From an optimization exercise on the open Yosys and OpenROAD flow, aimed at small area; shortcuts taken in it are not production practice.
In this exercise RTL edits were held to simulation tests only and were not proved equivalent to the original.
Some runs may be left out. An edit can pass the tests and still lose a function that they never use.

--- flow/design.v: outline only ---
// module Fir: 13545 lines
// module fir_fa: 4 lines
module Fir#(
	parameter	DATA_WIDTH = 32
)(
	input						clk,
	input						reset_n,
	input						control,
	input	[DATA_WIDTH - 1: 0] b,
	input	[DATA_WIDTH - 1: 0] x,
	output reg	[DATA_WIDTH - 1: 0]	data_out
);
  // ...
==> flow/run.sh <==
#!/bin/bash
# synth_recipe.tcl (not shown) runs the flow's synth.tcl, then flattens the netlist and writes it again
# the make line also repeats each setting of config.mk as NAME=value (left out here)
make -C /OpenROAD-flow-scripts/flow DESIGN_CONFIG=/design/flow/config.mk WORK_HOME=/design/flow/orfs CLKGATE_MAP_FILE= SYNTH_SCRIPT=/design/flow/synth_recipe.tcl finish
==> flow/config.mk <==
export PLATFORM = sky130hd
export DESIGN_NAME = Fir
export DESIGN_NICKNAME = Fir
export VERILOG_FILES = /design/flow/design.v
export SDC_FILE = /design/flow/constraint.sdc
export NUM_CORES = 4
export LEC_CHECK = 0
export ABC_AREA = 1
export CAP_MARGIN = 20
export CORE_MARGIN = 2
export CORE_UTILIZATION = 40
export SLEW_MARGIN = 20
export SYNTH_HIERARCHICAL = 1
export SYNTH_MINIMUM_KEEP_SIZE = 0
==> flow/constraint.sdc <==
create_clock -name core_clock -period 13.0 [get_ports {clk}]
set_input_delay 2.6000 -clock core_clock [delete_from_list [all_inputs] [get_ports {clk}]]
set_output_delay 2.6000 -clock core_clock [all_outputs]
set_load 0.01 [all_outputs]
Run 1, met2 routing:
(1 px per µm) Cells faint in the background.
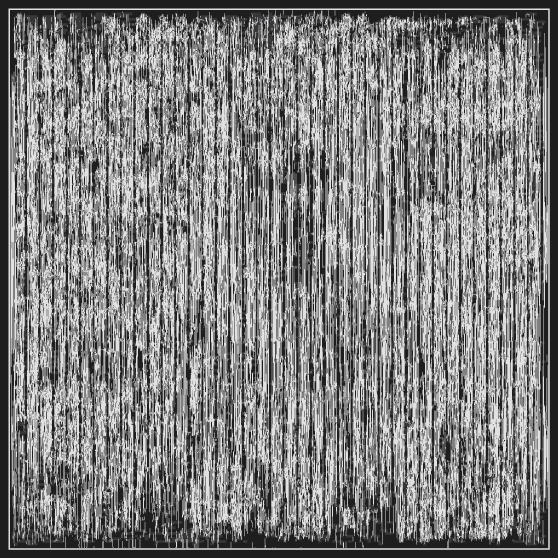
- longest straight run: 286 µm
- main direction: vertical

Run 1, met1 routing:
(1 px per µm) Supply wires on this layer in grey.
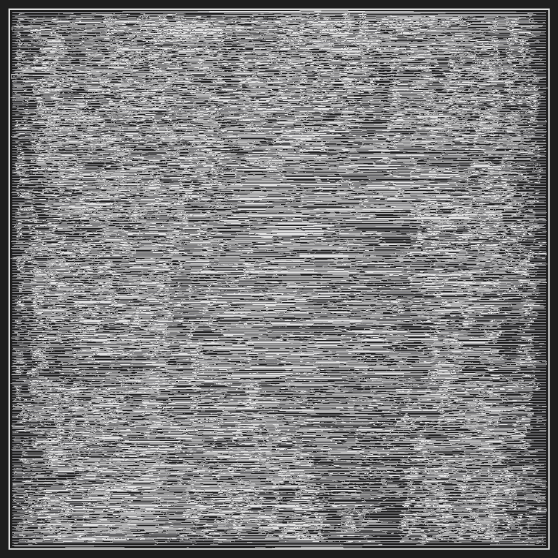
- longest straight run: 351 µm
- nets with wire on the layer: 12558
- wire length on this layer: 266 mm
- share of all routed wire: 36%

Run 1, critical path on the layout:
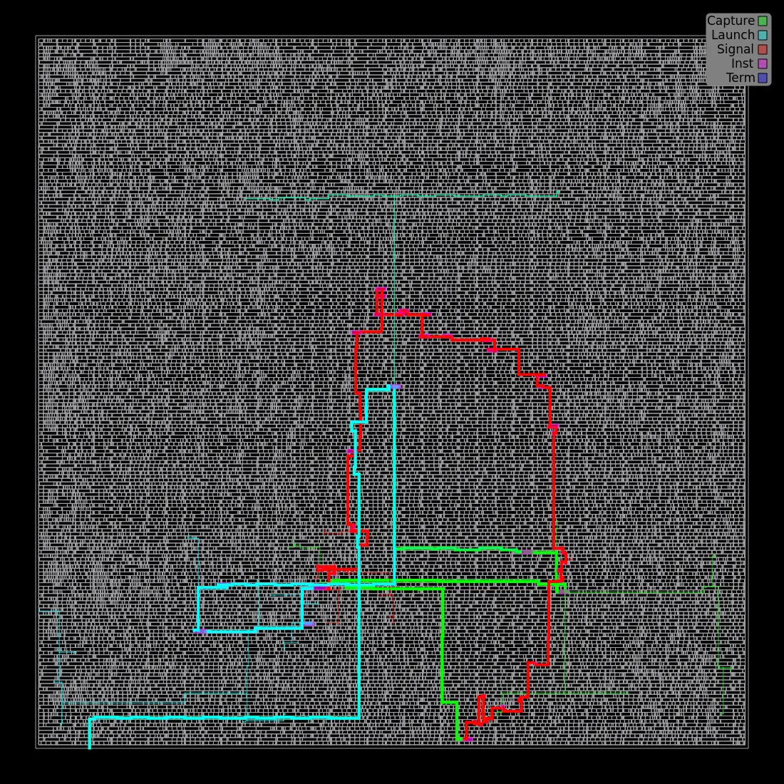
Worst Slack Setup Final: 1.699 ns
Final min period: 11.30 ns
fin cells: 15010
Sum Neg Setup Slack: 0 ns

==> flow_metrics.env, run 1 <==
export IMPL_post_cts_buffers=0
export IMPL_cp_end_kind="register"
export IMPL_cts_made_buffers=92
export IMPL_totalWireLength_um=741600
export IMPL_placed_cell_area_mm2=0.1187
export IMPL_cp_arrival_ns=12.13
export IMPL_slew_headroom=0.1909
export IMPL_cp_num_buf_inv=1
export IMPL_hpwl_um=609100
export IMPL_final_common_cell="fa_1"
export IMPL_multi_input_area_mm2=0.08881
export IMPL_regArea_mm2=0.01794
export IMPL_avgSynthCellArea_um2=9.902
export IMPL_cp_required_ns=13.83
export IMPL_die_area_mm2=0.2898
export IMPL_antenna_found_initial=72
export IMPL_slew_viol_final=0
export IMPL_cts_tree="done"
export IMPL_final_setup_viol_count=0
export IMPL_fmax_mhz=88.49
export IMPL_busiest_layer="met2"
export IMPL_preCtsSetupSlack_ns=1.746
export IMPL_outcome="timing/DRC/antenna clean"
export IMPL_dr_total_vias=101000
export IMPL_firstDrtPassIters=9
export IMPL_cts_num_sinks=608
export IMPL_synth_adder_area_share=0.3987
export IMPL_grt_use_met2=0.7047
export IMPL_finalInstanceArea_mm2=0.1220
export IMPL_critPathKind="register to register"
export IMPL_die_y_um=538.3
export IMPL_critPathTopFamily="adder cells"
export IMPL_pin_count=99
export IMPL_drtIter0Drc=16870
export IMPL_wl_met3_um=94280
export IMPL_worst_pin_slew_ns=1.212
export IMPL_hold_viol=0
export IMPL_dp_cells=14810
export IMPL_path_depth=33
export IMPL_cap_viol_max_count=0
export IMPL_cts_path_max_buffers=4
export IMPL_reg2reg_slack_ns=1.70
export IMPL_grt_pass1_vias=97650
export IMPL_synth_cells=11530
export IMPL_met2_length_um=302200
export IMPL_hold_class="register to register"
export IMPL_synth_xor_area_share=0.1780
export IMPL_synth_top_family_by_area="adder cells"
export IMPL_synthDistinctLibCells=44
export IMPL_synth_edf_count=576
export IMPL_gr_usage_all_layers=0.5023
export IMPL_critPathMaxStageDelay_ns=0.85
export IMPL_clk_pin_slew_worst_paths_ns=0.09
export IMPL_final_cell_mix="fa_1 (2250), xor2_1 (2242), o22ai_1 (2167), nand2_1 (1556), inv_1 (768)"
export IMPL_gp_congestion=1.099
export IMPL_rows=196
export IMPL_ant_nets=0
export IMPL_dr_max_layer_used="met5"
export IMPL_fin_nets=13490
export IMPL_rsz0062_at_grt="no"
export IMPL_synth_ff_type="edfxtp_1"
export IMPL_worst_clock_skew_ns=0.1272
export IMPL_drive_above_1_share=0.05773
export IMPL_grt_overflow=0
export IMPL_use_met3=0.1800
export IMPL_worst_path_most_repeated_cell="fa_1"
export IMPL_clockRootBuffer="clkbuf_16"
export IMPL_htreeDepth=3
export IMPL_grt_first_pass_wirelength_um=961000
export IMPL_synth_area_mux_share=0
export IMPL_yosysWarnings=9
export IMPL_synth_area_mm2=0.1142
export IMPL_syn_to_final_growth_pct=6.796
export IMPL_worstSkewPairLatency_ns=0.92
export IMPL_ctsHoldBuffers=0
export IMPL_die_w_um=538.3
export IMPL_path_max_fanout=14
export IMPL_grt_max_degree=102
export IMPL_coreArea_mm2=0.2845
export IMPL_start_kind="register"
export IMPL_hold_depth=0
export IMPL_cpMaxStageDelayCell="edfxtp_1"
export IMPL_viasPerCell=6.729
export IMPL_drc=0
export IMPL_seq_area_frac_synth=0.1571
export IMPL_synth_compound_area_frac=0.1270
run 1: Yosys cell counts (2+ instances only):
cell type | instances | area (µm²)
o21ai_0 | 93 | 465.5
buf_4 | 60 | 450.4
clkinv_1 | 79 | 296.5
ha_1 | 39 | 488.0
o22ai_2 | 4 | 50.05
nand3_2 | 11 | 110.1
o21ai_1 | 38 | 190.2
a21oi_1 | 19 | 95.09
xnor2_1 | 76 | 665.6
dfxtp_1 | 32 | 640.6
buf_6 | 11 | 123.9
xor2_1 | 2243 | 19650
buf_2 | 50 | 250.2
a21boi_1 | 2 | 15.01
or2_2 | 4 | 25.02
o21bai_1 | 3 | 22.52
nand2_1 | 1556 | 5841
clkbuf_1 | 683 | 2564
a31oi_1 | 4 | 25.02
fa_1 | 2250 | 45040
nand4_1 | 58 | 362.9
nor2_2 | 3 | 18.77
buf_1 | 148 | 555.5
nand2_2 | 10 | 62.56
inv_2 | 91 | 341.6
edfxtp_1 | 576 | 17300
nand3_4 | 3 | 52.55
nand3b_1 | 9 | 67.56
o211ai_1 | 3 | 22.52
nand2b_1 | 2 | 12.51
inv_1 | 771 | 2894
nand3_1 | 206 | 1031
nor2_1 | 215 | 807.0
o21ai_2 | 3 | 26.28
o22ai_1 | 2167 | 13560
or2_1 | 2 | 12.51
run 1: per-stage QoR:
step | util | hold slack [ns]
finish | 0.4287 | 0.4484
global route | 0.4284 | 0.4590
CTS | 0.4283 | 0.4468
detailed placement | 0.4174 | 0.4317
global placement | 0.4174 | 0.4294
floorplan | - | 0.4206
run 1: final cells by class:
| class | count | share of cell area |
|---|---|---|
| Sequential cell | 608 | 0.1471 |
| Inverter | 942 | 0.02913 |
| Clock inverter | 61 | 0.006064 |
| Tap cell | 3762 | 0.03860 |
| Clock buffer | 103 | 0.01946 |
| Multi-Input combinational cell | 9029 | 0.7282 |
| Antenna cell | 36 | 0.0007387 |
| Timing Repair Buffer | 464 | 0.03068 |
run 1: worst register-to-register path: cells and delay by family, from the launching register on:
family                   cells  cell delay [ns]
buffers and inverters        1             0.19
XOR/XNOR                     1             0.32
AND/OR/NAND/NOR              8             1.10
adder cells (fa/ha/maj)     15             6.84
AO/OA/AOI/OAI                8             1.97
flip-flops                   1             0.85
run 1: cells by family after synthesis:
kind of cell    after synthesis
fa+ha+maj                  2289
xor+xnor                   2320
flops                       608
simple gates               2080
compound gates             2340
buf+inv                    1895
Run 1, met3 routing:
(1.5 px per µm) Cells faint in the background.
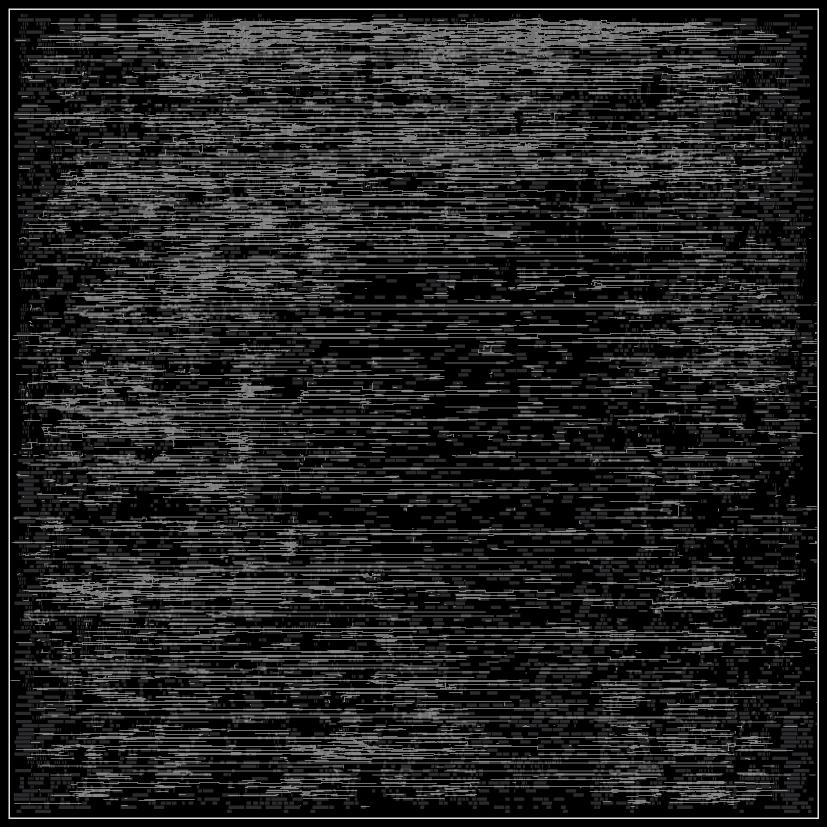

--- run 2: outline of the changes from run 1 ---
flow/design.v: 13549 -> 13558 lines; modules unchanged: 1
  Fir: edited, 13545 -> 13554 lines
--- a/flow/config.mk
+++ b/flow/config.mk
@@ -9,5 +9,7 @@
 export CAP_MARGIN = 20
 export CORE_MARGIN = 2
-export CORE_UTILIZATION = 40
+export CORE_UTILIZATION = 50
+export CTS_BUF_LIST = sky130_fd_sc_hd__clkbuf_8
+export PLACE_DENSITY = 0.65
 export SLEW_MARGIN = 20
 export SYNTH_HIERARCHICAL = 1
Run 2, met3 routing:
(1.5 px per µm) Cells faint in the background.
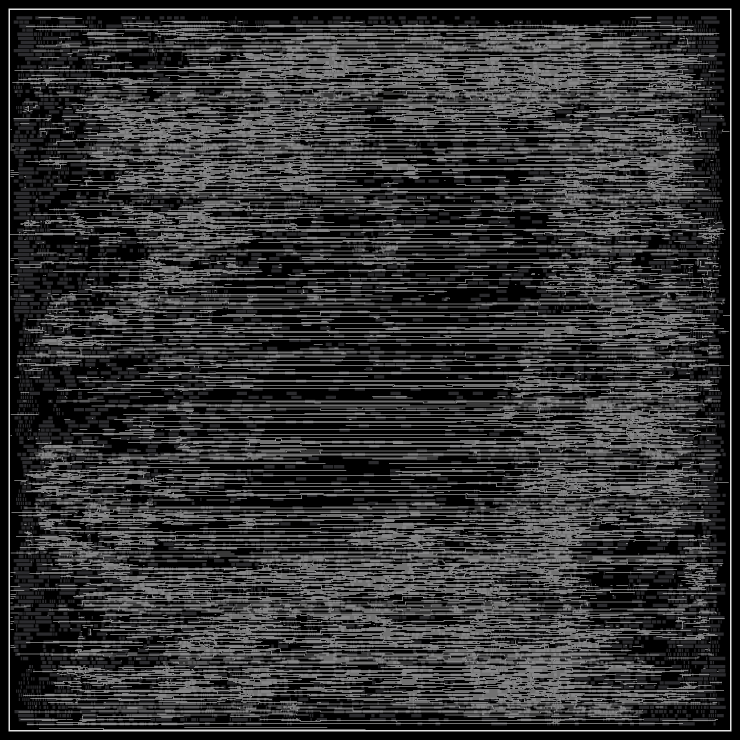
- longest straight run: 434 µm
- wire length on this layer: 122 mm
via count: 102400
Global Route met3 Usage: 0.3358
final wirelength: 670800 µm

==> flow_metrics.env, run 2 <==
export IMPL_outcome="timing/DRC/antenna clean"
export IMPL_yosysMostFrequentCell="fa_1"
export IMPL_post_cts_buffers=0
export IMPL_gp_congestion=1.158
export IMPL_ctsHoldBuffers=0
export IMPL_syn_to_final_growth_pct=5.620
export IMPL_rsz0062_at_grt="no"
export IMPL_pin_count=99
export IMPL_fin_crit_ns=11.66
export IMPL_fmax_mhz=85.80
export IMPL_synthTopCellsByCount="fa_1 (2250), xor2_1 (2243), o22ai_1 (2187)"
export IMPL_synth_top_cell_area_share=0.3977
export IMPL_worst_pin_slew_ns=1.342
export IMPL_worst_path_most_repeated_cell="nand2_1"
export IMPL_cap_viol_max_count=0
export IMPL_path_max_fanout=18
export IMPL_hold_class="register to register"
export IMPL_synth_xor_area_share=0.1800
export IMPL_antenna_found_initial=62
export IMPL_die_y_um=479.9
export IMPL_slew_headroom=0.1052
export IMPL_tns_ns=0
export IMPL_final_setup_viol_count=0
export IMPL_grt_pass1_vias=98760
export IMPL_firstDrtPassIters=13
export IMPL_rows=174
export IMPL_critPathMaxStageDelay_ns=1.29
export IMPL_grt_overflow=0
export IMPL_final_cell_mix="fa_1 (2250), xor2_1 (2238), o22ai_1 (2187), nand2_1 (1197), edfxtp_1 (576)"
export IMPL_synth_edf_count=576
export IMPL_cts_num_sinks=608
export IMPL_synth_cells=11220
export IMPL_critPathKind="register to register"
export IMPL_avgSynthCellArea_um2=10.10
export IMPL_grt_first_pass_wirelength_um=890600
export IMPL_cpMaxStageDelayCell="fa_1"
export IMPL_cts_made_buffers=133
export IMPL_worst_clock_skew_ns=0.1098
export IMPL_synth_area_mm2=0.1133
export IMPL_cts_path_max_buffers=3
export IMPL_grt_max_degree=108
export IMPL_clk_pin_slew_worst_paths_ns=0.08
export IMPL_ant_nets=0
export IMPL_fin_nets=13090
export IMPL_hpwl_um=528900
export IMPL_die_area_mm2=0.2303
export IMPL_yosysWarnings=9
export IMPL_cp_required_ns=13.86
export IMPL_htreeDepth=4
export IMPL_synthDistinctLibCells=45
export IMPL_final_common_cell="fa_1"
export IMPL_coreArea_mm2=0.2249
export IMPL_clockRootBuffer="clkbuf_8"
export IMPL_gr_usage_all_layers=0.5788
export IMPL_die_w_um=479.9
export IMPL_hold_depth=0
export IMPL_synth_compound_area_frac=0.1295
export IMPL_drive_above_1_share=0.07362
export IMPL_seq_area_frac_synth=0.1584
export IMPL_cp_arrival_ns=12.52
export IMPL_worstSkewPairLatency_ns=1.05
Run 2, critical path on the layout:
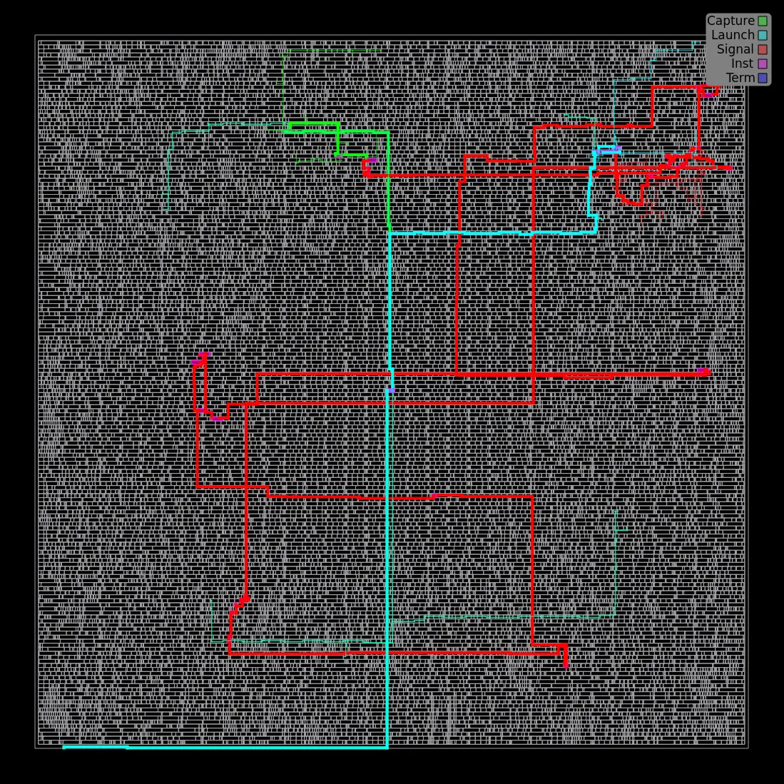
Final Core Density: 0.5319
fin cells: 13930

run 2: cell types whose count changed after synthesis, sizes merged, moves of 47 or more:
cell	before	now
nand2	1566	1205
inv	862	560
nor2	218	380
buf	269	380
clkbuf	684	783
clkinv	80	2
or2	6	53
run 2: critical path, delay by kind of cell (launching register included):
| family | cells | cell delay [ns] |
|---|---|---|
| AO/OA/AOI/OAI | 1 | 0.26 |
| XOR/XNOR | 2 | 1.00 |
| adder cells (fa/ha/maj) | 7 | 4.94 |
| buffers and inverters | 5 | 0.62 |
| flip-flops | 1 | 0.72 |
| AND/OR/NAND/NOR | 20 | 3.91 |
run 2: per-stage QoR:
step	cells	cell area [µm²]	utilization	setup WS, ns	hold WS (ns)
finish	13930	119600	0.5319	1.344	0.4833
global route	13890	119500	0.5315	1.417	0.4837
CTS	13830	119200	0.5302	1.718	0.4617
detailed placement	13580	116600	0.5184	1.758	0.4877
global placement	13580	116600	0.5183	1.748	0.4839
floorplan	11220	113300	-	3.860	0.4179
run 2: layout make-up:
| class | count | area [µm²] |
|---|---|---|
| clock inverter | 103 | 733.2 |
| clock buffer | 139 | 1913 |
| timing repair buffer | 545 | 4410 |
| tap | 2992 | 3744 |
| multi-input combinational | 8882 | 88510 |
| fill | 19810 | 105300 |
| antenna | 98 | 245.2 |
| inverter | 562 | 2125 |
| sequential | 608 | 17940 |
run 2: per-layer routing:
layer / up-vias / share of wire / GRT usage
li1: 36940 / - / -
met1: 51060 / 0.33 / 0.6878
met2: 11210 / 0.38 / 0.7544
met3: 3167 / 0.18 / 0.3358
met4: 60 / 0.11 / 0.4518
met5: - / 0.0017 / 0.02506
run 2: cells by family after synthesis:
group,after synthesis
xor+xnor,2326
flops,608
compound gates,2364
buf+inv,1725
fa+ha+maj,2289
simple gates,1903
Run 2, met2 routing:
(1 px per µm) Cells faint in the background.
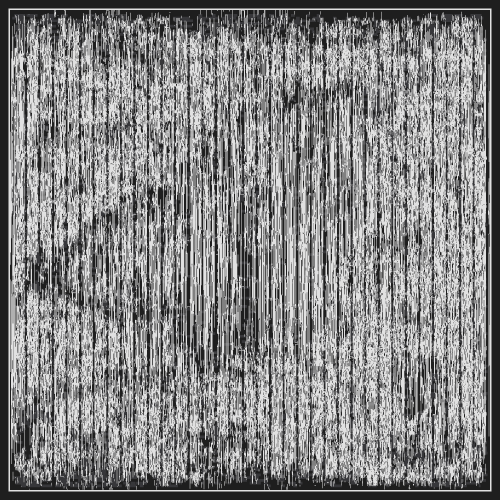

## Run 3: large edit since run 2, in outline
flow/design.v: 13558 -> 13576 lines; modules unchanged: 1
  Fir: edited, 13554 -> 13572 lines
--- a/flow/config.mk
+++ b/flow/config.mk
@@ -10,5 +10,6 @@
 export CORE_MARGIN = 2
 export CORE_UTILIZATION = 50
-export CTS_BUF_LIST = sky130_fd_sc_hd__clkbuf_8
+export CTS_CLUSTER_DIAMETER = 80
+export CTS_CLUSTER_SIZE = 20
 export PLACE_DENSITY = 0.65
 export SLEW_MARGIN = 20
Run 3, met2 routing:
(1 px per µm) Cells faint in the background.
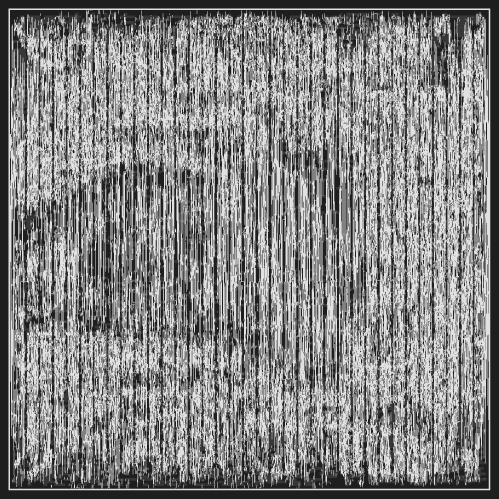
- share of all routed wire: 38%
- nets with wire on the layer: 11094
- wire length on this layer: 248 mm
final wirelength: 647000 µm
via count: 99110
met2 Usage GRT: 0.7342

Run 3, routing congestion:
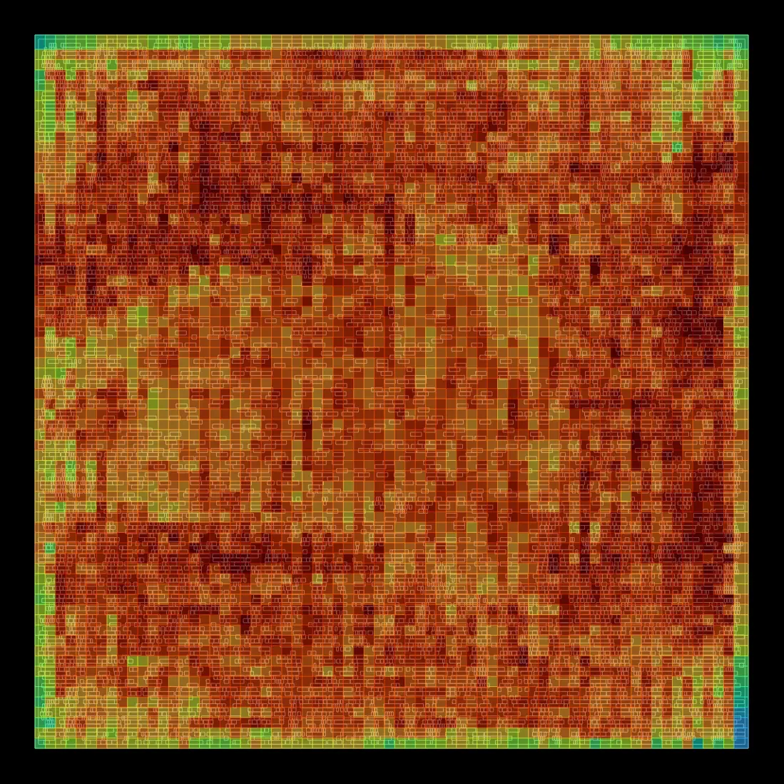
GR Util All Layers: 0.5602
Avg WL per Cell: 48.33 µm
global-route met1 utilization: 0.6831
Global Route met3 Usage: 0.3172

==> flow_metrics.env, run 3 <==
export IMPL_slew_headroom=0.09240
export IMPL_path_max_fanout=33
export IMPL_seq_area_frac_synth=0.1615
export IMPL_synth_area_mm2=0.1127
export IMPL_worst_r2r_cell_count=33
export IMPL_fmax_mhz=88.12
export IMPL_worst_path_most_repeated_cell="fa_1"
export IMPL_cts_path_max_buffers=3
export IMPL_antenna_found_initial=69
export IMPL_die_w_um=478.8
export IMPL_gp_congestion=1.121
export IMPL_pin_count=99
export IMPL_slew_viol_final=0
export IMPL_final_core_util=0.5300
export IMPL_cap_viol_max_count=0
export IMPL_drive_above_1_share=0.08150
export IMPL_die_y_um=478.8
export IMPL_ant_nets=0
export IMPL_rows=174
export IMPL_grt_max_degree=134
export IMPL_hold_viol=0
export IMPL_yosysMostFrequentCell="fa_1"
export IMPL_htreeDepth=3
export IMPL_grt_overflow=0
export IMPL_yosysWarnings=9
export IMPL_drtIter0Drc=19710
export IMPL_synth_cells=10810
export IMPL_reg2reg_slack_ns=1.65
export IMPL_layout_setup_ws_ns=1.652
export IMPL_clk_pin_slew_worst_paths_ns=0.08
export IMPL_viasPerCell=7.404
export IMPL_cp_arrival_ns=11.99
export IMPL_final_common_cell="fa_1"
export IMPL_die_area_mm2=0.2293
export IMPL_hold_class="register to register"
export IMPL_finalInstanceArea_mm2=0.1190
export IMPL_fin_nets=12650
export IMPL_holdWs_ns=0.4853
export IMPL_multi_input_area_mm2=0.08825
export IMPL_largest_register_ffs=297
export IMPL_post_cts_buffers=0
export IMPL_cp_end_kind="register"
export IMPL_fill_cells=19740
export IMPL_dp_cells=13210
export IMPL_critPathKind="register to register"
export IMPL_worstSkewPairLatency_ns=0.77
export IMPL_worst_clock_skew_ns=0.03544
export IMPL_cts_made_buffers=73
export IMPL_synth_ff_type="edfxtp_1"
export IMPL_outcome="timing/DRC/antenna clean"
export IMPL_synthDistinctLibCells=43
export IMPL_coreArea_mm2=0.2245
export IMPL_cts_tree="done"
export IMPL_final_cell_mix="fa_1 (2250), xor2_1 (2239), o22ai_1 (2183), nand2_1 (991), edfxtp_1 (585)"
export IMPL_final_setup_viol_count=0
export IMPL_yosys_area_top_type="fa_1"
export IMPL_worst_pin_slew_ns=1.361
export IMPL_grt_first_pass_wirelength_um=862500
export IMPL_placed_cell_area_mm2=0.1162
export IMPL_avgSynthCellArea_um2=10.43
export IMPL_tns_ns=0
export IMPL_regArea_mm2=0.01821
export IMPL_synthTopCellsByCount="fa_1 (2250), xor2_1 (2240), o22ai_1 (2183)"
export IMPL_preCtsSetupSlack_ns=1.953
export IMPL_ctsHoldBuffers=0
export IMPL_firstDrtPassIters=10
export IMPL_drc=0
export IMPL_cts_num_sinks=617
export IMPL_syn_to_final_growth_pct=5.538
export IMPL_synthTopCellsByArea="fa_1 (40%), xor2_1 (17%), edfxtp_1 (16%)"
export IMPL_rsz0062_at_grt="no"
export IMPL_synth_top_cell_area_share=0.3996
export IMPL_critPathMaxStageDelay_ns=0.60
## run 3: cell count changes after synthesis, moves of 28 or more
cell     previous run  this run
inv_1             498       339
or2_2              38        66
o21ai_1            37         7
nand4_1            28        63
nand2_1          1197       991
o21ai_0            84        11
nor2_1            379       311
xnor2_1            81       129
## run 3: layout make-up
| class | count | share of cell area |
|---|---|---|
| clock buffer | 77 | 0.01584 |
| inverter | 409 | 0.01303 |
| multi-input combinational | 8639 | 0.7418 |
| clock inverter | 58 | 0.006531 |
| sequential | 617 | 0.1531 |
| antenna | 37 | 0.0007783 |
| timing repair buffer | 556 | 0.03745 |
| tap | 2992 | 0.03147 |
## run 3: cells by family after synthesis
| kind of cell | Yosys count | synth area share |
|---|---|---|
| DFF | 617 | 0.1615 |
| xor gates and xnor gates | 2370 | 0.1843 |
| AOI/OAI and AO/OA | 2282 | 0.1287 |
| adders and majority gates | 2289 | 0.4039 |
| buffers and inverters | 1556 | 0.05568 |
| and+or+nand+nor | 1698 | 0.06589 |
## run 3: routing by layer
layer	routed length [µm]	vias to the layer above
met3	115500	2599
met1	218800	50360
met5	610	-
li1	-	35770
met2	247600	10300
met4	64510	66
## run 3: worst max-delay path, delay by kind of cell, from the launching register on
| family | cells | cell delay [ns] |
|---|---|---|
| AND/OR/NAND/NOR | 5 | 0.91 |
| adder cells (fa/ha/maj) | 16 | 6.97 |
| buffers and inverters | 2 | 0.48 |
| AO/OA/AOI/OAI | 8 | 2.12 |
| flip-flops | 1 | 0.33 |
| XOR/XNOR | 2 | 0.39 |
Run 3, met3 routing:
(1.5 px per µm) Cells faint in the background.
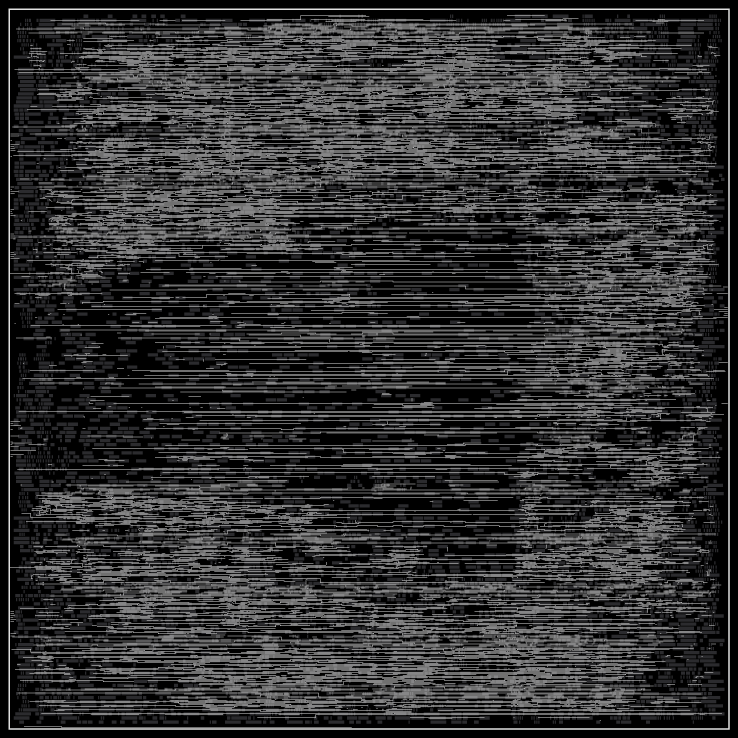

==> run 4, diff against run 3 <==
==> flow/flow/run.sh (new file) <==
#!/bin/bash
# Own flow: the standard synthesis (standard.sh synth), then the combinational
# logic between that synthesis's registers, full/half adders and tie cells mapped
# again by ABC for area (flow/remap.tcl; registers, their names and cell types are
# kept), then the standard layout (standard.sh finish) on that netlist.
# Each tool's output goes to a log file of its own in this folder.
set -euo pipefail
R="orfs/results/${FLOW_PLATFORM}/Fir/base"
bash standard.sh synth > synth.log 2>&1
cp "$R/1_2_yosys.v" "$R/1_2_yosys_standard.v"
YOSYS="${YOSYS_EXE:-}"
if [[ -z "$YOSYS" || ! -x "$YOSYS" ]]; then
  YOSYS="$(command -v yosys || true)"
fi
if [[ -z "$YOSYS" ]]; then
  YOSYS="$FLOW_HOME/../tools/install/yosys/bin/yosys"
fi
REMAP_IN="$R/1_2_yosys_standard.v" REMAP_OUT="$R/1_2_yosys_remap.v" \
REMAP_LIB="$FLOW_HOME/platforms/$FLOW_PLATFORM/lib/sky130_fd_sc_hd__tt_025C_1v80.lib" \
REMAP_ABC="$PWD/flow/area.abc" REMAP_TOP="$FLOW_TOP" \
  "$YOSYS" -c flow/remap.tcl > remap.log 2>&1
cp "$R/1_2_yosys_remap.v" "$R/1_2_yosys.v"
rm -f "$R/1_synth.odb" "$R/1_synth.sdc"
# ports keep their buffers, as the standard flow gives them; the smallest buffer cell is used
bash standard.sh finish "BUFFER_PORTS_ARGS=-buffer_cell sky130_fd_sc_hd__buf_1" > layout.log 2>&1
==> flow/flow/area.abc (new file) <==
strash
dch
amap
topo
==> flow/flow/remap.tcl (new file) <==
# Map the combinational logic of the standard synthesis's netlist again, for area.
# Registers, full/half adders and tie cells stay as they are (black boxes here).
yosys -import
set lib $::env(REMAP_LIB)
set top $::env(REMAP_TOP)
read_liberty -ignore_miss_func $lib
blackbox sky130_fd_sc_hd__fa_* sky130_fd_sc_hd__ha_* sky130_fd_sc_hd__*df* sky130_fd_sc_hd__*dl* sky130_fd_sc_hd__conb_*
read_verilog $::env(REMAP_IN)
hierarchy -check -top $top
tee -o remap_stat_before.txt stat -liberty $lib
flatten
opt_clean -purge
opt
set dont_use {}
foreach c {probe_p_8 probec_p_8 lpflow_* } {
  lappend dont_use -dont_use sky130_fd_sc_hd__$c
}
abc -script $::env(REMAP_ABC) -liberty $lib {*}$dont_use
opt_clean -purge
setundef -zero
hilomap -singleton -hicell sky130_fd_sc_hd__conb_1 HI -locell sky130_fd_sc_hd__conb_1 LO
splitnets
opt_clean -purge
insbuf -buf sky130_fd_sc_hd__buf_4 A X
tee -o remap_stat_after.txt stat -liberty $lib
tee -o remap_check.txt check
select -module $top
write_verilog -noattr -nohex -nodec -selected $::env(REMAP_OUT)
==> flow/standard.sh (new file) <==
#!/bin/bash
# synth_recipe.tcl (not shown) runs the flow's synth.tcl, then flattens the netlist and writes it again
# the make line also repeats each setting of config.mk as NAME=value (left out here)
make -C /OpenROAD-flow-scripts/flow DESIGN_CONFIG=/design/flow/config.mk WORK_HOME=/design/flow/orfs CLKGATE_MAP_FILE= SYNTH_SCRIPT=/design/flow/synth_recipe.tcl "${@:-finish}"
--- a/flow/config.mk
+++ b/flow/config.mk
@@ -10,6 +10,5 @@
 export CORE_MARGIN = 2
 export CORE_UTILIZATION = 50
-export CTS_CLUSTER_DIAMETER = 80
-export CTS_CLUSTER_SIZE = 20
+export CTS_BUF_LIST = sky130_fd_sc_hd__clkbuf_8
 export PLACE_DENSITY = 0.65
 export SLEW_MARGIN = 20
removed: flow/run.sh
Run 4, met3 routing:
(1.5 px per µm) Cells faint in the background.
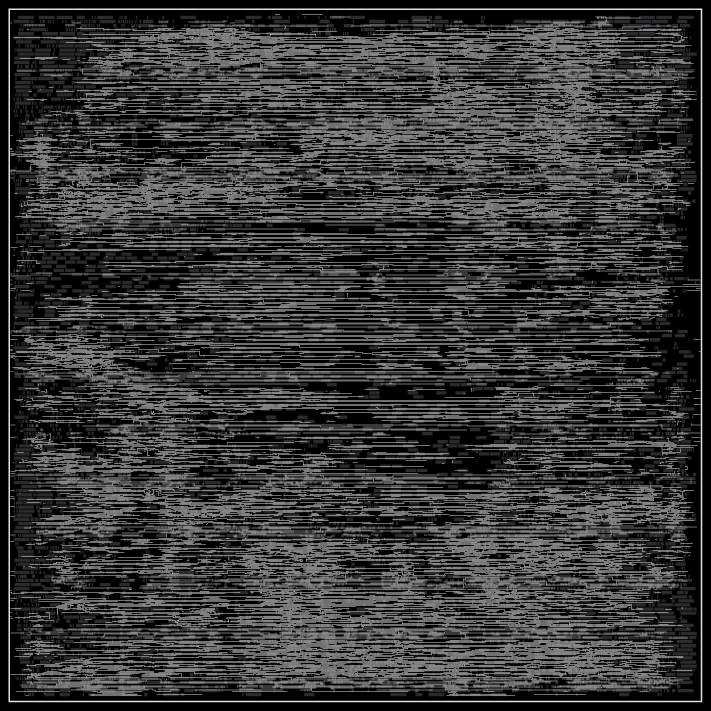
- longest straight run: 379 µm
- nets with wire on the layer: 3056
- wire length on this layer: 124 mm
- share of all routed wire: 19%
- main direction: horizontal

==> flow_metrics.env, run 4 <==
export IMPL_fmax_mhz=79.01
export IMPL_final_cell_mix="nor2_1 (2445), o22ai_1 (2307), fa_1 (2250), a21oi_1 (2141), edfxtp_1 (585)"
export IMPL_worstSkewPairLatency_ns=1.04
export IMPL_hold_depth=0
export IMPL_gr_usage_all_layers=0.6013
export IMPL_largest_register_ffs=297
export IMPL_grt_overflow=0
export IMPL_die_w_um=460.5
export IMPL_drive_above_1_share=0.06159
export IMPL_cpMaxStageDelayCell="fa_1"
export IMPL_cp_required_ns=13.86
export IMPL_path_max_fanout=33
export IMPL_worst_clock_skew_ns=0.09529
export IMPL_hpwl_um=493200
export IMPL_antenna_found_initial=64
export IMPL_final_setup_viol_count=0
export IMPL_ant_nets=0
export IMPL_die_y_um=460.5
export IMPL_wl_per_cell_um=44.21
export IMPL_syn_to_final_growth_pct=10.31
export IMPL_critPathMaxStageDelay_ns=0.62
export IMPL_critPathKind="register to register"
export IMPL_drc=0
export IMPL_gp_congestion=1.156
export IMPL_worst_pin_slew_ns=1.377
export IMPL_htreeDepth=4
export IMPL_outcome="timing/DRC/antenna clean"
export IMPL_avgSynthCellArea_um2=9.575
export IMPL_synth_cells=10880
export IMPL_rows=167
export IMPL_final_core_util=0.5552
export IMPL_cts_path_max_buffers=3
export IMPL_cts_made_buffers=135
export IMPL_drtIter0Drc=24450
export IMPL_grt_pass1_vias=102100
export IMPL_ctsHoldBuffers=0
export IMPL_start_kind="register"
export IMPL_final_common_cell="nor2_1"
export IMPL_die_area_mm2=0.2121
export IMPL_placed_cell_area_mm2=0.1119
export IMPL_cp_end_kind="register"
export IMPL_firstDrtPassIters=17
export IMPL_cp_arrival_ns=13.52
export IMPL_start_util=0.5033
export IMPL_port_buffers=98
export IMPL_tns_ns=0
export IMPL_totalWireLength_um=642700
export IMPL_fin_crit_ns=12.66
export IMPL_post_route_period_util=0.9736
export IMPL_coreArea_mm2=0.2071
export IMPL_pin_count=99
export IMPL_cts_tree="done"
export IMPL_worst_r2r_cell_count=41
export IMPL_dr_total_vias=111800
export IMPL_yosysWarnings=9
export IMPL_hold_viol=0
export IMPL_grt_max_degree=129
export IMPL_reg2reg_slack_ns=0.34
export IMPL_fin_nets=13960
export IMPL_fill_cells=18180
export IMPL_cap_viol_max_count=0
export IMPL_synth_nets=13240
export IMPL_cts_num_sinks=617
export IMPL_clockRootBuffer="clkbuf_8"
export IMPL_viasPerCell=7.693
export IMPL_hold_class="register to register"
export IMPL_synth_area_mm2=0.1042
export IMPL_rsz0062_at_grt="no"
export IMPL_grt_first_pass_wirelength_um=863300
export IMPL_slew_headroom=0.08217
export IMPL_finalInstanceArea_mm2=0.1150
export IMPL_clk_pin_slew_worst_paths_ns=0.06
export IMPL_worst_path_most_repeated_cell="fa_1"
export IMPL_slew_viol_final=0
Run 4, met1 routing:
(1 px per µm) Supply wires on this layer in grey.
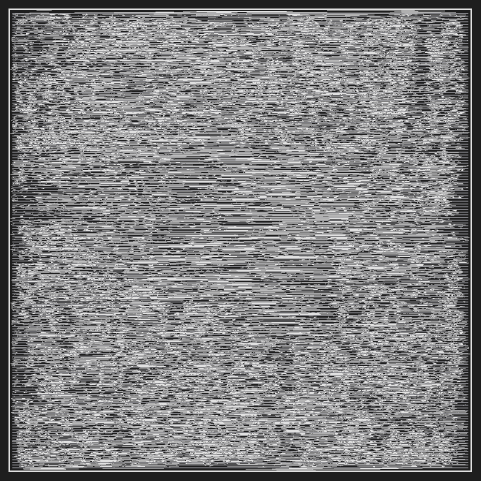
- main direction: horizontal
- wire length on this layer: 202 mm
- nets with wire on the layer: 12997
- share of all routed wire: 32%

run 4: stage by stage:
step	instances	setup WS (ns)	hold WS [ns]
2_1_floorplan	10880	0.8119	0.4273
3_5_place_dp	14240	0.6375	0.4593
6_report	14540	0.3429	0.4796
4_1_cts	14490	0.5870	0.4725
5_1_grt	14500	0.01323	0.4933
3_3_place_gp	14240	0.5406	0.4612
run 4: area by class of cell:
class,instances,area (µm²),share of cell area
Inverter,208,800.8,0.006965
Clock buffer,141,1941,0.01688
Antenna cell,41,102.6,0.0008924
Timing Repair Buffer,578,4021,0.03498
Sequential cell,617,18210,0.1584
Clock inverter,104,898.4,0.007814
Tap cell,2788,3488,0.03034
Multi-Input combinational cell,10060,85500,0.7438
run 4: what timing repair did:
| action | in CTS | in global routing |
|---|---|---|
| buffers inserted | 0 | 7 |
| resized for setup | 0 | 3 |
| setup endpoints to repair | 0 | 1 |
run 4: per-layer routing:
layer	vias up	GRT usage	part of all wire
met1	52690	0.7043	0.31
met3	3638	0.3617	0.19
met2	12720	0.7673	0.37
met4	74	0.5034	0.12
met5	-	0.05281	0.0035
li1	42700	-	-
run 4: worst max-delay path, delay by kind of cell, from the launching register on:
| family | cells | cell delay (ns) |
|---|---|---|
| fa+ha+maj | 16 | 7.16 |
| compound gates | 11 | 2.35 |
| simple gates | 11 | 1.86 |
| buf+inv | 3 | 0.76 |
| flops | 1 | 0.37 |
Run 4, M4 wires:
(1 px per µm) Supply wires on this layer in grey. Cells faint in the background.
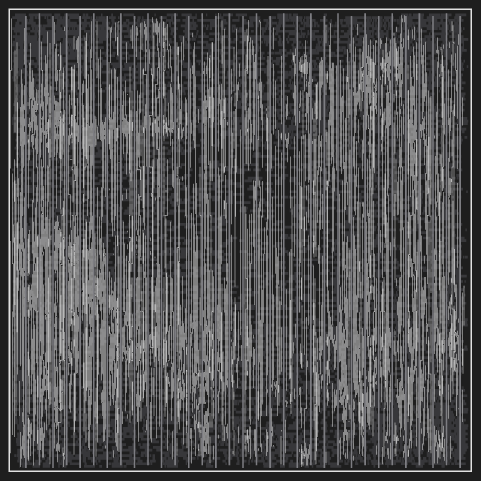

==> run 5, diff against run 4 <==
--- a/flow/flow/run.sh
+++ b/flow/flow/run.sh
@@ -22,4 +22,7 @@
 cp "$R/1_2_yosys_remap.v" "$R/1_2_yosys.v"
 rm -f "$R/1_synth.odb" "$R/1_synth.sdc"
-# ports keep their buffers, as the standard flow gives them; the smallest buffer cell is used
-bash standard.sh finish "BUFFER_PORTS_ARGS=-buffer_cell sky130_fd_sc_hd__buf_1" > layout.log 2>&1
+# Ports keep their buffers, as the standard flow gives them; the smallest buffer cell is used.
+# The clock tree is built as the standard flow builds it, without dummy loads.
+bash standard.sh finish "BUFFER_PORTS_ARGS=-buffer_cell sky130_fd_sc_hd__buf_1" \
+  "CTS_ARGS=-sink_clustering_enable -repair_clock_nets -dont_use_dummy_load -sink_clustering_size 24 -sink_clustering_max_diameter 100" \
+  > layout.log 2>&1
--- a/flow/config.mk
+++ b/flow/config.mk
@@ -10,5 +10,4 @@
 export CORE_MARGIN = 2
 export CORE_UTILIZATION = 50
-export CTS_BUF_LIST = sky130_fd_sc_hd__clkbuf_8
 export PLACE_DENSITY = 0.65
 export SLEW_MARGIN = 20
Run 5, M4 wires:
(1 px per µm) Supply wires on this layer in grey. Cells faint in the background.
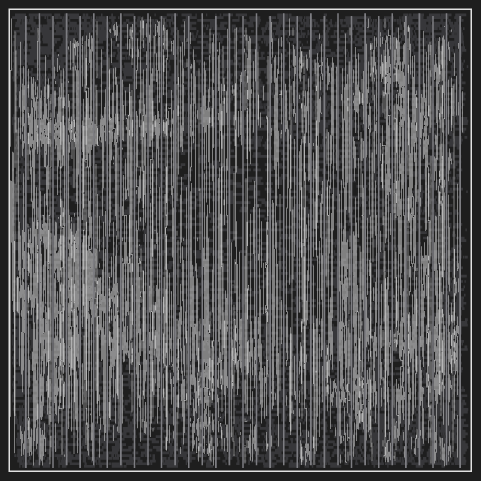
- longest straight run: 266 µm
- wire length on this layer: 76.7 mm
final wirelength: 641000 µm
via count: 111300

Run 5, critical path on the layout:
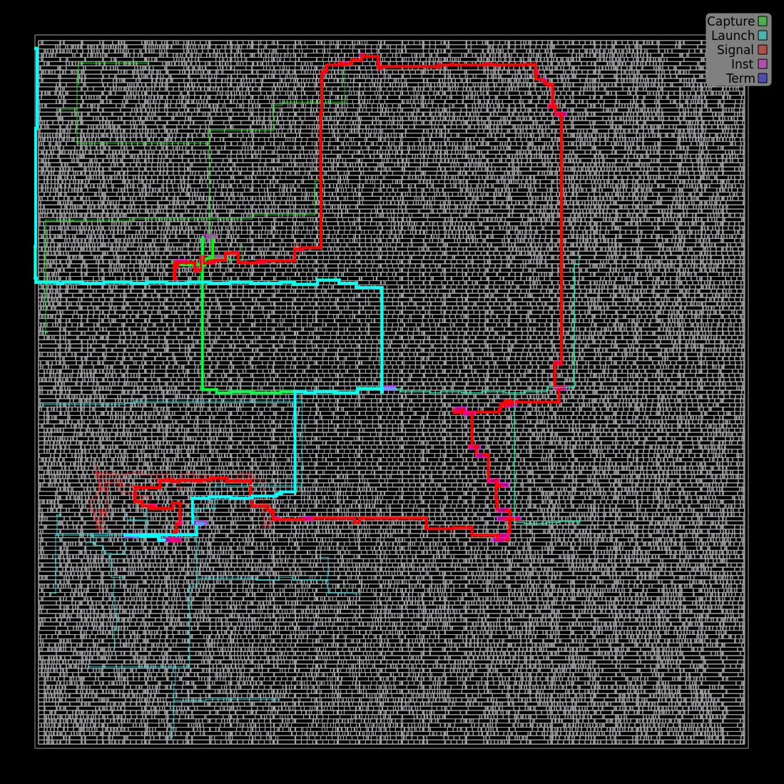
fin cells: 14360
Worst Slack Setup Final: 0.2834 ns
Final min period: 12.72 ns

==> flow_metrics.env, run 5 <==
export IMPL_synth_area_mm2=0.1042
export IMPL_antenna_found_initial=70
export IMPL_cts_path_max_buffers=3
export IMPL_worst_r2r_cell_count=41
export IMPL_die_w_um=460.5
export IMPL_hold_viol=0
export IMPL_synth_nets=13240
export IMPL_slew_headroom=0.1050
export IMPL_placed_cell_area_mm2=0.1119
export IMPL_start_util=0.5033
export IMPL_start_kind="register"
export IMPL_fmax_mhz=78.64
export IMPL_cp_arrival_ns=13.34
export IMPL_use_met3=0.3516
export IMPL_cpMaxStageDelayCell="fa_1"
export IMPL_worst_path_most_repeated_cell="fa_1"
export IMPL_grt_pass1_vias=100800
export IMPL_final_common_cell="nor2_1"
export IMPL_path_max_fanout=33
export IMPL_ant_nets=0
export IMPL_post_route_period_util=0.9782
export IMPL_final_setup_viol_count=0
export IMPL_fill_cells=18270
export IMPL_grt_max_degree=129
export IMPL_largest_register_ffs=297
export IMPL_final_cell_mix="nor2_1 (2445), o22ai_1 (2307), fa_1 (2250), a21oi_1 (2142), edfxtp_1 (585)"
export IMPL_grt_use_met1=0.7068
export IMPL_reg2reg_slack_ns=0.28
export IMPL_avgSynthCellArea_um2=9.575
export IMPL_critPathKind="register to register"
export IMPL_critPathMaxStageDelay_ns=0.62
export IMPL_grt_first_pass_wirelength_um=858800
export IMPL_cts_num_sinks=617
export IMPL_cap_viol_max_count=0
export IMPL_cts_tree="done"
export IMPL_cts_made_buffers=54
export IMPL_yosysWarnings=9
export IMPL_clockRootBuffer="clkbuf_16"
export IMPL_cp_end_kind="register"
export IMPL_synth_cells=10880
export IMPL_multi_input_area_mm2=0.08551
export IMPL_grt_use_met2=0.7668
export IMPL_syn_to_final_growth_pct=8.900
export IMPL_drive_above_1_share=0.05079
export IMPL_hold_depth=0
export IMPL_outcome="timing/DRC/antenna clean"
export IMPL_wl_per_cell_um=44.65
export IMPL_hold_class="register to register"
export IMPL_firstDrtPassIters=15
export IMPL_coreArea_mm2=0.2071
export IMPL_fin_nets=13880
export IMPL_worstSkewPairLatency_ns=0.84
export IMPL_worst_pin_slew_ns=1.343
export IMPL_holdWs_ns=0.4878
export IMPL_cp_num_buf_inv=3
export IMPL_cp_required_ns=13.62
export IMPL_critPathTopFamily="adder cells"
export IMPL_finalInstanceArea_mm2=0.1135
export IMPL_gp_congestion=1.156
export IMPL_port_buffers=98
export IMPL_path_depth=41
export IMPL_gr_usage_all_layers=0.5980
export IMPL_viasPerCell=7.754
export IMPL_regArea_mm2=0.01821
export IMPL_busiest_layer="met2"
export IMPL_die_y_um=460.5
export IMPL_pin_count=99
export IMPL_slew_viol_final=0
export IMPL_clk_pin_slew_worst_paths_ns=0.09
export IMPL_hpwl_um=493200
export IMPL_drtIter0Drc=24570
export IMPL_rows=167
export IMPL_grt_overflow=0
export IMPL_drc=0
-- run 5: changes by cell type in the layout (fill, tap and decap cells not counted), sizes merged --
| cell | change |
|---|---|
| clkinv | -52 |
| clkinvlp | -9 |
| diode | +12 |
| clkbuf | -88 |
| inv | -29 |
| bufinv | -14 |
| buf | +2 |
-- run 5: routing by layer --
layer,routed length (µm),vias to the layer above,part of all wire
li1,-,42480,-
met1,203300,52500,0.32
met2,235700,12620,0.37
met3,123900,3660,0.19
met4,76670,82,0.12
met5,1480,-,0.0023
-- run 5: per-stage QoR --
stage	worst slack [ns]	instances	setup TNS, ns	utilization
3_3_place_gp	0.5406	14240	0	0.5403
6_report	0.2834	14360	0	0.5481
4_1_cts	0.5351	14300	0	0.5470
3_5_place_dp	0.6375	14240	0	0.5404
5_1_grt	-0.05491	14320	-0.05491	0.5476
2_1_floorplan	0.8119	10880	0	-
-- run 5: repair_timing --
action | CTS | global route
hold endpoints to repair | 0 | 0
setup buffers | 0 | 10
hold buffers | 0 | 0
gates resized for setup | 0 | 4
endpoints found under the setup margin | 0 | 1
-- run 5: final cells by class --
cell class,instances,share of cell area
Inverter,208,0.007056
Tap cell,2788,0.03074
Multi-Input combinational cell,10060,0.7534
Antenna cell,53,0.001169
Clock buffer,54,0.01191
Sequential cell,617,0.1604
Timing Repair Buffer,579,0.03528

==> notes/layouts.md <==
Pictures saved along the way, in no particular order.

M4 wires.
(1 px per µm) Supply wires on this layer in grey. Cells faint in the background.
Plate I
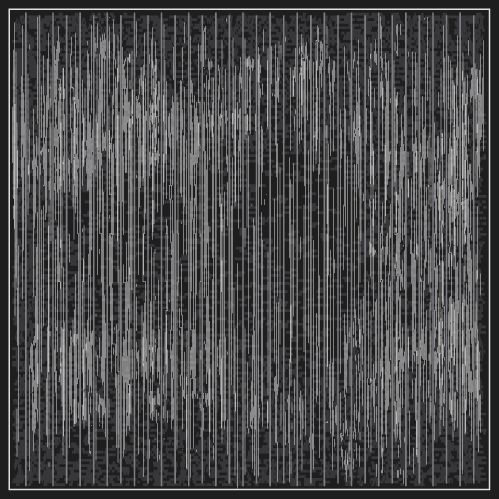
Plate II
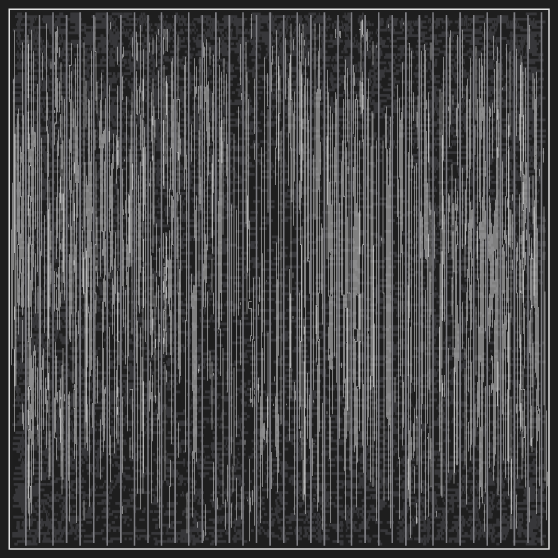
Plate III
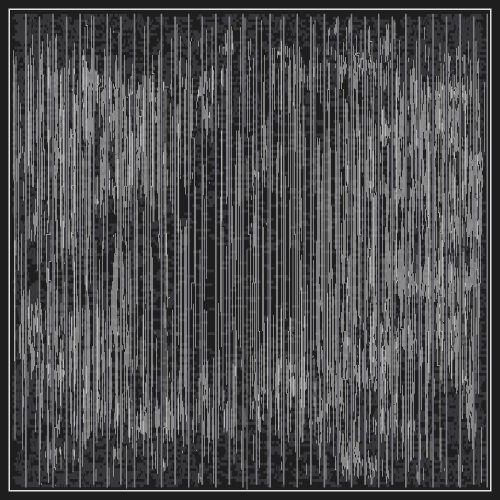
Plate II is run 1.
Plate III is run 2.
Plate I is run 3.
The one with the largest die is Plate II.

Key to Plate I:
- longest straight run: 429 µm
- main direction: vertical
- wire length on this layer: 64.5 mm
- share of all routed wire: 10%

[separate check: timing with driven ports]
Ports are ideal in the flow. The routed layouts listed here were re-timed in OpenROAD.
Step 1, drivers: a clkbuf_16 drives clk and a buf_2 each remaining input, both assumed.
Step 2, shift: input delay + t, output delay - t, t = (earliest + latest rising clock arrival at the registers) / 2. This alone moves slack from input paths to output paths.
Slacks: ideal / step 1 / step 2; pairs: ideal / step 1.
| run | shift t [ns] | setup WS [ns] | latest minus earliest clock arrival (ns) | worst register clock-pin slew, ns | worst data-port slew with drivers (ns) |
|---|---|---|---|---|---|
| run 1 | 0.967 | 1.699 / 1.699 / 1.699 | 0.127 / 0.128 | 0.09 / 0.09 | 0.14 |
| run 2 | 1.073 | 1.344 / 1.344 / 1.344 | 0.140 / 0.141 | 0.09 / 0.09 | 0.07 |
| run 3 | 0.857 | 1.652 / 1.652 / 1.652 | 0.049 / 0.049 | 0.09 / 0.09 | 0.08 |
| run 4 | 1.089 | 0.343 / 0.343 / 0.343 | 0.108 / 0.108 | 0.09 / 0.09 | 0.05 |
| run 5 | 0.893 | 0.283 / 0.283 / 0.283 | 0.105 / 0.104 | 0.11 / 0.11 | 0.05 |
After both steps every run listed still meets setup and hold.
